Context: an optimization exercise on an open-source flow, tuned for small area and a short achievable clock period. The choices shown serve that exercise and are no tape-out recipe. Function was checked by simulation only, so behaviour that the tests miss may differ from the original.

Figure 1. Supply voltage drop heat map.
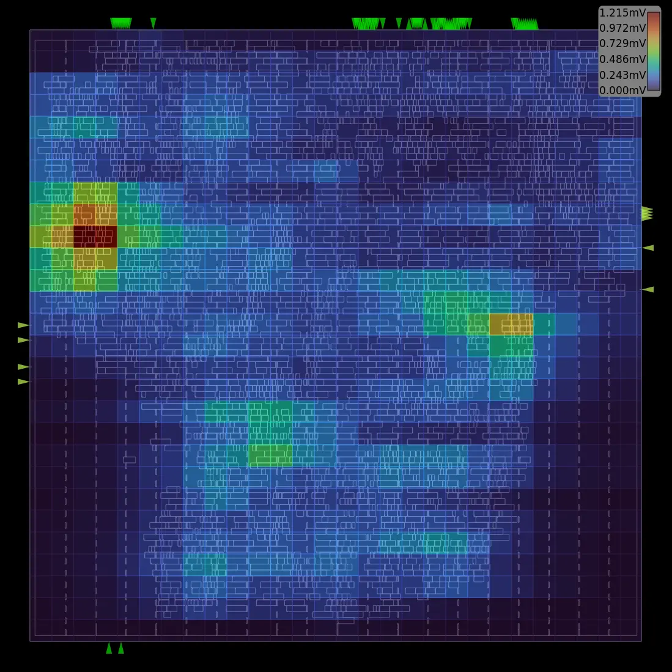
Figure 2. M4 wires.
Supply wires on this layer in grey. Cells faint in the background.
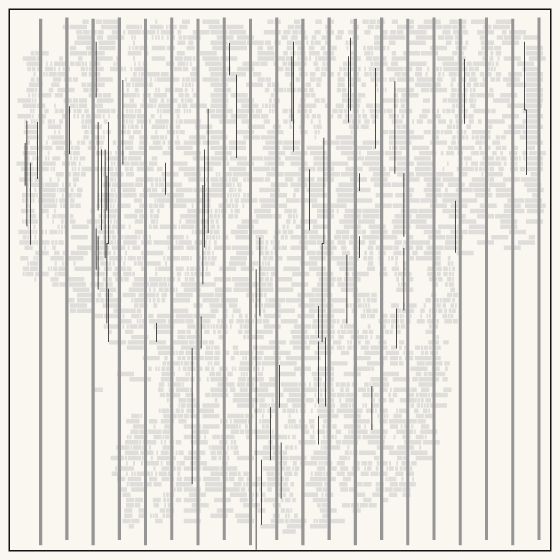
Figure 3. Gate-type map.
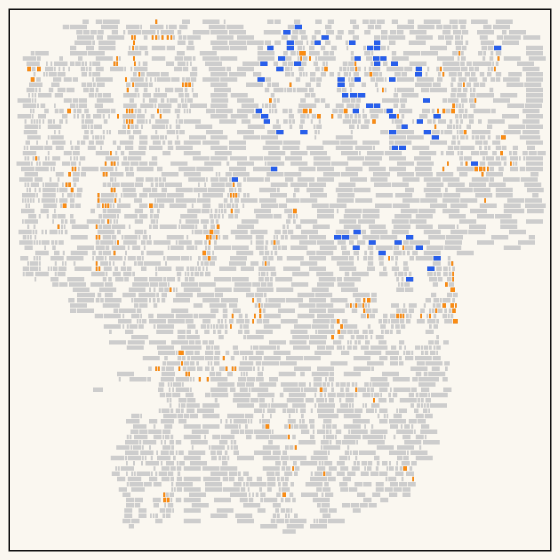
===== flow/config.mk =====
export PLATFORM = sky130hd
export DESIGN_NAME = ntt_bfu
export DESIGN_NICKNAME = ntt_bfu
export VERILOG_FILES = /design/flow/design.v
export SDC_FILE = /design/flow/constraint.sdc
export NUM_CORES = 4
export LEC_CHECK = 0
export CAP_MARGIN = 20
export CORE_MARGIN = 2
export CORE_UTILIZATION = 40
export PLACE_DENSITY = 0.6
export SLEW_MARGIN = 20

===== flow/constraint.sdc =====
create_clock -name core_clock -period 6.5 [get_ports {clk}]
set_input_delay 1.3000 -clock core_clock [delete_from_list [all_inputs] [get_ports {clk}]]
set_output_delay 1.3000 -clock core_clock [all_outputs]
set_load 0.01 [all_outputs]

===== flow/design.v =====
module	DFF(
	clk,
	rstn,
	D,
	Q
);
parameter	datawidth=14;
input	wire	clk;
input	wire	rstn;
input	wire[datawidth-1:0]	D;
output	reg[datawidth-1:0]	Q;
always@(posedge clk or negedge rstn)
begin
	if(~rstn)	Q<='d0;
	else	Q<=D;
end
endmodule
module posedge_detection (
   input  clk,
   input  rstn,
   input  in,
   output out
);
reg r_data_in0;
reg r_data_in1;
assign out = ~r_data_in0 & r_data_in1;
always@(posedge clk or negedge rstn)
begin
	if (!rstn)
	begin
		r_data_in0 <= 0;
		r_data_in1 <= 0;
	end
	else
	begin
		r_data_in0 <= r_data_in1;
		r_data_in1 <= in;
	end
end
endmodule
module shift_9 #(parameter data_width = 14)(
    input [data_width-1:0] din,
	input rstn,clk,
	output wire [data_width-1:0] dout
	);
	reg [data_width-1:0] t0,t1,t2,t3,t4,t5,t6;
	reg [data_width-1:0] t7,t8;
	always@(posedge clk or negedge rstn)
	begin
	  if(~rstn) begin
	    t0 <= 0; t1 <= 0; t2 <= 0; t3 <= 0; t4 <= 0;
	    t5 <= 0; t6 <= 0; t7 <= 0; t8 <= 0;end
	  else begin
	    t0 <= din;
	    t1 <= t0; t2 <= t1; t3 <= t2; t4 <= t3;
	    t5 <= t4; t6 <= t5; t7 <= t6; t8 <= t7;
	  end
	end
	assign dout = t8;
endmodule
module mod_add(
	in1,
	in2,
	_p,
	out
);
input	wire	[14-1:0]	in1;
input	wire	[14-1:0]	in2;
input	wire	[14-1:0]	_p;
output	wire	[14-1:0]	out;
wire	[14:0]	s1;
assign 	s1={1'b0,in1}+{1'b0,in2};
wire	[14:0]	s2;
assign	s2=s1+{1'b0,_p};
assign	out=s2[14]?s2[0+:14]:s1[0+:14];
endmodule
module mod_sub(
	in1,
	in2,
	p,
	out
);
input	wire	[14-1:0]	in1;
input	wire	[14-1:0]	in2;
input	wire	[14-1:0]	p;
output	wire	[14-1:0]	out;
wire	[14:0]	s1;
assign	s1={1'b0,in1}-{1'b0,in2};
wire	[14:0]	s2;
assign	s2={1'b0,p}+s1;
assign	out=s1[14]?s2[0+:14]:s1[0+:14];
endmodule
module old_km(
	input	clk,
	input	rstn,
	input	[14-1:0]in1,
	input	[14-1:0]in2,
	output	[14-1:0]out_L,
	output	[14-1:0]out_H
);
wire	[14/2-1:0]	in1_H;
wire	[14/2-1:0]	in1_L;
assign	in1_H = in1[14/2+:14/2];
assign	in1_L = in1[0+:14/2];
wire	[14/2-1:0]	in2_H;
wire	[14/2-1:0]	in2_L;
assign	in2_H = in2[14/2+:14/2];
assign	in2_L = in2[0+:14/2];
wire	[14-1:0]	p0_D;	 
wire	[14-1:0]	p1_D;	 
wire	[14-1:0]	p0_Q;	 
wire	[14-1:0]	p1_Q;	 
assign	p0_D=in1_L*in2_L;
assign	p1_D=in1_H*in2_H;
DFF #(.datawidth(14)) dff_p0(.clk(clk), .rstn(rstn), .D(p0_D), .Q(p0_Q));
DFF #(.datawidth(14)) dff_p1(.clk(clk), .rstn(rstn), .D(p1_D), .Q(p1_Q));
wire	[2*14-1:0]	p01_D;	 
wire	[2*14-1:0]	p01_Q;	 
assign	p01_D=(in1_L+in1_H)*(in2_L+in2_H);
DFF #(.datawidth(2*14)) dff_p01(.clk(clk), .rstn(rstn), .D(p01_D), .Q(p01_Q));
wire	[2*14-1:0]	s1_D;	 
wire	[2*14-1:0]	s2_D;	 
wire	[2*14-1:0]	s1_Q;	 
wire	[2*14-1:0]	s2_Q;	 
wire	[2*14-1:0]	out;
assign	s1_D={p1_Q,p0_Q};
assign	s2_D=(p01_Q+(~p1_Q+1'b1)+(~p0_Q+1'b1))<<(14/2);
DFF #(.datawidth(2*14)) dff_s1(.clk(clk), .rstn(rstn), .D(s1_D), .Q(s1_Q));
DFF #(.datawidth(2*14)) dff_s2(.clk(clk), .rstn(rstn), .D(s2_D), .Q(s2_Q));
assign	out=s1_Q+s2_Q;
assign	out_L=out[0+:14];
assign	out_H=out[14+:14];
endmodule
module km_mm(
	input	clk,
	input	rstn,
	input	[14-1:0]in1,
	input	[14-1:0]in2,
	input	[14-1:0]mu,
	input	[14-1:0]p,
	input	[14-1:0]_p,
	output	[14-1:0]out
);
wire	[14-1:0]	mu_Q;
wire	[14-1:0]	mu_QQ;
DFF #(.datawidth(14)) dff_mu1(.clk(clk), .rstn(rstn), .D(mu), .Q(mu_Q));
DFF #(.datawidth(14)) dff_mu2(.clk(clk), .rstn(rstn), .D(mu_Q), .Q(mu_QQ));
wire	[14-1:0]	p_Q;
wire	[14-1:0]	p_QQ;
wire	[14-1:0]	p_QQQ;
wire	[14-1:0]	p_QQQQ;
DFF #(.datawidth(14)) dff_p1(.clk(clk), .rstn(rstn), .D(p), .Q(p_Q));
DFF #(.datawidth(14)) dff_p2(.clk(clk), .rstn(rstn), .D(p_Q), .Q(p_QQ));
DFF #(.datawidth(14)) dff_p3(.clk(clk), .rstn(rstn), .D(p_QQ), .Q(p_QQQ));
DFF #(.datawidth(14)) dff_p4(.clk(clk), .rstn(rstn), .D(p_QQQ), .Q(p_QQQQ));
wire	[14-1:0]	_p_Q;
wire	[14-1:0]	_p_QQ;
wire	[14-1:0]	_p_QQQ;
wire	[14-1:0]	_p_QQQQ;
wire	[14-1:0]	_p_QQQQQ;
wire	[14-1:0]	_p_QQQQQQ;
DFF #(.datawidth(14)) dff__p1(.clk(clk), .rstn(rstn), .D(_p), .Q(_p_Q));
DFF #(.datawidth(14)) dff__p2(.clk(clk), .rstn(rstn), .D(_p_Q), .Q(_p_QQ));
DFF #(.datawidth(14)) dff__p3(.clk(clk), .rstn(rstn), .D(_p_QQ), .Q(_p_QQQ));
DFF #(.datawidth(14)) dff__p4(.clk(clk), .rstn(rstn), .D(_p_QQQ), .Q(_p_QQQQ));
DFF #(.datawidth(14)) dff__p5(.clk(clk), .rstn(rstn), .D(_p_QQQQ), .Q(_p_QQQQQ));
DFF #(.datawidth(14)) dff__p6(.clk(clk), .rstn(rstn), .D(_p_QQQQQ), .Q(_p_QQQQQQ));
wire	[14-1:0]	T_L;
wire	[14-1:0]	T_H_D;
wire	[14-1:0]	T_H_Q;
wire	[14-1:0]	T_H_QQ;
wire	[14-1:0]	T_H_QQQ;
wire	[14-1:0]	T_H_QQQQ;
DFF #(.datawidth(14)) dff_T_H1(.clk(clk), .rstn(rstn), .D(T_H_D), .Q(T_H_Q));
DFF #(.datawidth(14)) dff_T_H2(.clk(clk), .rstn(rstn), .D(T_H_Q), .Q(T_H_QQ));
DFF #(.datawidth(14)) dff_T_H3(.clk(clk), .rstn(rstn), .D(T_H_QQ), .Q(T_H_QQQ));
DFF #(.datawidth(14)) dff_T_H4(.clk(clk), .rstn(rstn), .D(T_H_QQQ), .Q(T_H_QQQQ));
wire	[14-1:0]	c;
wire	[14-1:0]	tmp;
wire	carry_D;
wire	carry_Q;
wire	carry_QQ;
wire	carry_QQQ;
wire	carry_QQQQ;
assign	carry_D=(|T_L);
DFF #(.datawidth(14)) dff_carry1(.clk(clk), .rstn(rstn), .D(carry_D), .Q(carry_Q));
DFF #(.datawidth(14)) dff_carry2(.clk(clk), .rstn(rstn), .D(carry_Q), .Q(carry_QQ));
DFF #(.datawidth(14)) dff_carry3(.clk(clk), .rstn(rstn), .D(carry_QQ), .Q(carry_QQQ));DFF #(.datawidth(14)) dff_carry4(.clk(clk), .rstn(rstn), .D(carry_QQQ), .Q(carry_QQQQ));
old_km old_km1(
	.clk(clk),
	.rstn(rstn),
	.in1(in1),
	.in2(in2),
	.out_L(T_L),
	.out_H(T_H_D)
);
old_km old_km2(
	.clk(clk),
	.rstn(rstn),
	.in1(T_L),
	.in2(mu_QQ),
	.out_L(c),
	.out_H()
);
old_km old_km3(
	.clk(clk),
	.rstn(rstn),
	.in1(c),
	.in2(p_QQQQ),
	.out_L(),
	.out_H(tmp)
);
mod_add ma(
	.in1(T_H_QQQQ+carry_QQQQ),
	.in2(tmp),
	._p(_p_QQQQQQ),
	.out(out)
);
endmodule
module bfu_v1(	
    input	clk,
	input	rstn,
	input	[14-1:0]in1,
	input	[14-1:0]in2,
	input	[14-1:0]gamma,	 
	input	op,
	input	[14-1:0]p,
	input	[14-1:0]_p,
	input	[14-1:0]mu,		 
	output	[14-1:0]out1,
	output	[14-1:0]out2
);
wire    [14-1:0]mux_mm1_in1_D;
wire    [14-1:0]mux_mm1_in1_Q;
wire    [14-1:0]mm1_out_D;
wire    [14-1:0]mm1_out_Q;
wire    [14-1:0]ms1_out;
assign  mux_mm1_in1_D = op?ms1_out:in2;
DFF #(.datawidth(14)) dff_muxmm1in1_1(.clk(clk), .rstn(rstn), .D(mux_mm1_in1_D), .Q(mux_mm1_in1_Q));
wire    [14-1:0]gamma_Q;
DFF #(.datawidth(14)) dff_gamma_1(.clk(clk), .rstn(rstn), .D(gamma), .Q(gamma_Q));
km_mm	mm1(.clk(clk), .rstn(rstn), .in1(mux_mm1_in1_Q), .in2(gamma_Q), .mu(mu), .p(p), ._p(_p), .out(mm1_out_D));
DFF #(.datawidth(14)) dff_mm1out_1(.clk(clk), .rstn(rstn), .D(mm1_out_D), .Q(mm1_out_Q));
wire    [14-1:0]in1_Q;
wire    [14-1:0]in1_QQ;
wire    [14-1:0]in1_QQQ;
wire    [14-1:0]in1_QQQQ;
wire    [14-1:0]in1_QQQQQ;
wire    [14-1:0]in1_QQQQQQ;
wire    [14-1:0]in1_QQQQQQQ;
wire    [14-1:0]in1_QQQQQQQQ;
DFF #(.datawidth(14)) dff_in1_1(.clk(clk), .rstn(rstn), .D(in1),            .Q(in1_Q));
DFF #(.datawidth(14)) dff_in1_2(.clk(clk), .rstn(rstn), .D(in1_Q),          .Q(in1_QQ));
DFF #(.datawidth(14)) dff_in1_3(.clk(clk), .rstn(rstn), .D(in1_QQ),         .Q(in1_QQQ));
DFF #(.datawidth(14)) dff_in1_4(.clk(clk), .rstn(rstn), .D(in1_QQQ),        .Q(in1_QQQQ));
DFF #(.datawidth(14)) dff_in1_5(.clk(clk), .rstn(rstn), .D(in1_QQQQ),       .Q(in1_QQQQQ));
DFF #(.datawidth(14)) dff_in1_6(.clk(clk), .rstn(rstn), .D(in1_QQQQQ),      .Q(in1_QQQQQQ));
DFF #(.datawidth(14)) dff_in1_7(.clk(clk), .rstn(rstn), .D(in1_QQQQQQ),     .Q(in1_QQQQQQQ));
DFF #(.datawidth(14)) dff_in1_8(.clk(clk), .rstn(rstn), .D(in1_QQQQQQQ),    .Q(in1_QQQQQQQQ));
wire    [14-1:0]in2_Q;
wire    [14-1:0]in2_QQ;
wire    [14-1:0]in2_QQQ;
wire    [14-1:0]in2_QQQQ;
wire    [14-1:0]in2_QQQQQ;
wire    [14-1:0]in2_QQQQQQ;
wire    [14-1:0]in2_QQQQQQQ;
wire    [14-1:0]in2_QQQQQQQQ;
DFF #(.datawidth(14)) dff_in2_1(.clk(clk), .rstn(rstn), .D(in2),            .Q(in2_Q));
DFF #(.datawidth(14)) dff_in2_2(.clk(clk), .rstn(rstn), .D(in2_Q),          .Q(in2_QQ));
DFF #(.datawidth(14)) dff_in2_3(.clk(clk), .rstn(rstn), .D(in2_QQ),         .Q(in2_QQQ));
DFF #(.datawidth(14)) dff_in2_4(.clk(clk), .rstn(rstn), .D(in2_QQQ),        .Q(in2_QQQQ));
DFF #(.datawidth(14)) dff_in2_5(.clk(clk), .rstn(rstn), .D(in2_QQQQ),       .Q(in2_QQQQQ));
DFF #(.datawidth(14)) dff_in2_6(.clk(clk), .rstn(rstn), .D(in2_QQQQQ),      .Q(in2_QQQQQQ));
DFF #(.datawidth(14)) dff_in2_7(.clk(clk), .rstn(rstn), .D(in2_QQQQQQ),     .Q(in2_QQQQQQQ));
DFF #(.datawidth(14)) dff_in2_8(.clk(clk), .rstn(rstn), .D(in2_QQQQQQQ),    .Q(in2_QQQQQQQQ));
wire    [14-1:0]mux_ma1_in2;
wire    [14-1:0]ma1_out;
assign  mux_ma1_in2 = op?in2_QQQQQQQQ:mm1_out_Q;
mod_add ma1(.in1(in1_QQQQQQQQ), .in2(mux_ma1_in2), ._p(_p), .out(ma1_out));
wire    [14-1:0]mux_ms1_in1;
wire    [14-1:0]mux_ms1_in2;
assign  mux_ms1_in1 = op?in2:in1_QQQQQQQQ;
assign  mux_ms1_in2 = op?in1:mm1_out_Q;
mod_sub ms1(.in1(mux_ms1_in1), .in2(mux_ms1_in2), .p(p), .out(ms1_out));
assign  out1 = ma1_out;
assign  out2 = op?mm1_out_Q:ms1_out;
endmodule
module ntt_bfu
(
    input                   clk,
    input                   rstn,
    input  [14-1:0] in1,
    input  [14-1:0] in2,
    input  [14-1:0] gamma,
    input                   op,
    output [14-1:0] out1,
    output [14-1:0] out2
);
bfu_v1 bfu1(.clk(clk), .rstn(rstn), .in1(in1), .in2(in2),
            .gamma(gamma), .op(op), .p('d12289), ._p('d1073729535), .mu('d922759167),
            .out1(out1), .out2(out2));
endmodule

===== flow/run.sh =====
#!/bin/bash
# synth_recipe.tcl (not shown) runs the flow's synth.tcl, then flattens the netlist and writes it again
# the make line also repeats each setting of config.mk as NAME=value (left out here)
make -C /OpenROAD-flow-scripts/flow DESIGN_CONFIG=/design/flow/config.mk WORK_HOME=/design/flow/orfs CLKGATE_MAP_FILE= SYNTH_SCRIPT=/design/flow/synth_recipe.tcl finish

==> impl_results.md <==
* Top reg by flops: bfu1.mm1.old_km1.dff_s1.Q
* WL/cell at 16.5 um
* Post-synthesis sequential area ratio at 43.5%
* DIE HEIGHT at 279 um
* Crit-path max FO at 6
* Mux contribution to synthesized area at 2.31%
* Yosys warning count at 10
* Clk latency of the worst-skew pair at 0.64 ns
* Number of placed cells counting well taps at 3777
* Xor/xnor share of the synthesized area at 6.63%
* Startpoint types: input port
* Fmax at 0.158 GHz
* Placement row count at 100
* Critical Path, Cell by Cell: clkdlybuf4s50_1 -> mux2_2 -> ha_1 -> buf_4 -> a21o_1 -> nand4_1 -> buf_4 -> and4_1 -> o31a_1 -> o21a_2 -> o21a_1 -> o2111ai_1 -> xor2_1 -> mux2_2 -> clkdlybuf4s50_1
* Cell Area, Synth at 0.0303 sq mm
* Top post-synthesis cells by count: dfrtp_1, ha_1, inv_1, nor2_1, xnor2_1
* Die ar. at 0.0781 sq mm
* Post-synth EDFFs at 0
* Final hold violations at 0
* R2R Setup Slk at 0.39 ns
* Post-DP HPWL at 50700 um
* IO Pins at 73
* All-Layer GR Usage at 16.9%
* Clock skew at 0.0464 ns
* Max Cap Violations at 0
* Synth Area in Simple Gates at 8.77%
* Iteration-0 DRC Markers at 960
* Worst path max stage delay at 0.53 ns
* CTS sink cnt at 528
* H-tree depth at 2
* Synth area leader: dfrtp_1
* Final setup viols at 0
* Cell variety after synth at 66
* Mean area per synthesized cell at 11.3 sq um
* Largest family of logic cells by synthesized area: adder cells
* Synth Instances at 2681
* Setup crit end kind: output port
* GRT Residual Overflow at 0
* CP top delay family: buffers and inverters
* P&R area growth vs syn at 16.0%
* Pre-antenna DRT Iters at 7
* Compound-Gate Fraction of Synth Area at 8.57%
* Final worst path period share at 97.6%
* Fin Setup TNS at 0 ns
* Antenna Nets Post-Route at 0
* Status: finished clean
* Setup WS pre-CTS at -0.0733 ns
* Most frequent cell after synthesis: dfrtp_1
* Biggest regs: bfu1.mm1.old_km1.dff_s1.Q (28), bfu1.mm1.old_km1.dff_s2.Q (21)
* Core area at 0.0748 sq mm
* # DRC at 0
* Clk Tree Root Cell: clkbuf_16
## Picture notes: Figure 1

## Picture notes: Figure 2
share of all routed wire: 3.1%
longest straight run: 145 um
main direction: vertical
Total Wirelength: 64200 um
total number of vias: 19306

## Picture notes: Figure 3
legend:
  mux cells:
    colour: blue
    cells: 65
    most_used: mux2_2
  nand cells:
    colour: orange
    cells: 193
    most_used: nand2_1

cell usage in the layout (no fill, tap or decap), types with 24 or more instances in the layout:
cell type        synthesis  layout
dfrtp_1                528     527
ha_1                   381     381
inv_1                  349     349
nor2_1                 172     172
xnor2_1                163     162
fa_1                   148     148
nand2_1                141     140
a21oi_1                133     132
buf_4                    0      83
and2_1                  72      72
xor2_1                  65      64
clkbuf_16                0      59
clkdlybuf4s50_1          0      56
o21ai_0                 58      55
a21o_1                  48      48
o21bai_1                42      42
nor3_1                  40      38
mux2_2                  33      33
o21a_1                  27      26
nand3_1                 25      24
mux2i_1                 24      24
routing by layer:
layer  vias to the layer above  global-route usage (%)  wire [um]
met1                      9619                    21.7      28400
met5                         -                       0          0
met3                       122                    1.99       1830
met4                         0                    5.51       2000
met2                       300                    29.7      31900
li1                       9265                       -          -
final cells by class:
cell class	count	share of cell area (%)
multi-input combinational	1779	45.1
clock inverter	35	1.39
clock buffer	73	4.54
inverter	349	3.72
tap	969	3.44
sequential	528	37.5
timing repair buffer	161	4.25

## static timing again, ports no longer ideal
The flow's constraints put no driver on any port. The routed layout listed below was extracted and timed again, unchanged, in two steps.
Step 1, drivers: a clkbuf_16 drives clk and a buf_2 each remaining input, both assumed.
Step 2 moves the port delays by t, midway between the first and last clock arrival at a register: inputs arrive t later, outputs are due t later. That takes back most of the time a late clock gives input paths.
Three values: ideal, step 1, step 2; two values: the first two.
t (ns): 0.680
slack for setup (ns): 0.155 / 0.121 / 0.121
worst setup path at the end: input to output
slew at the worst register clock pin (ns): 0.07 / 0.07
After both steps setup and hold are still met in this run. For this run, drivers alone change the setup slack by -0.034 ns; drivers and shift together by -0.034 ns.
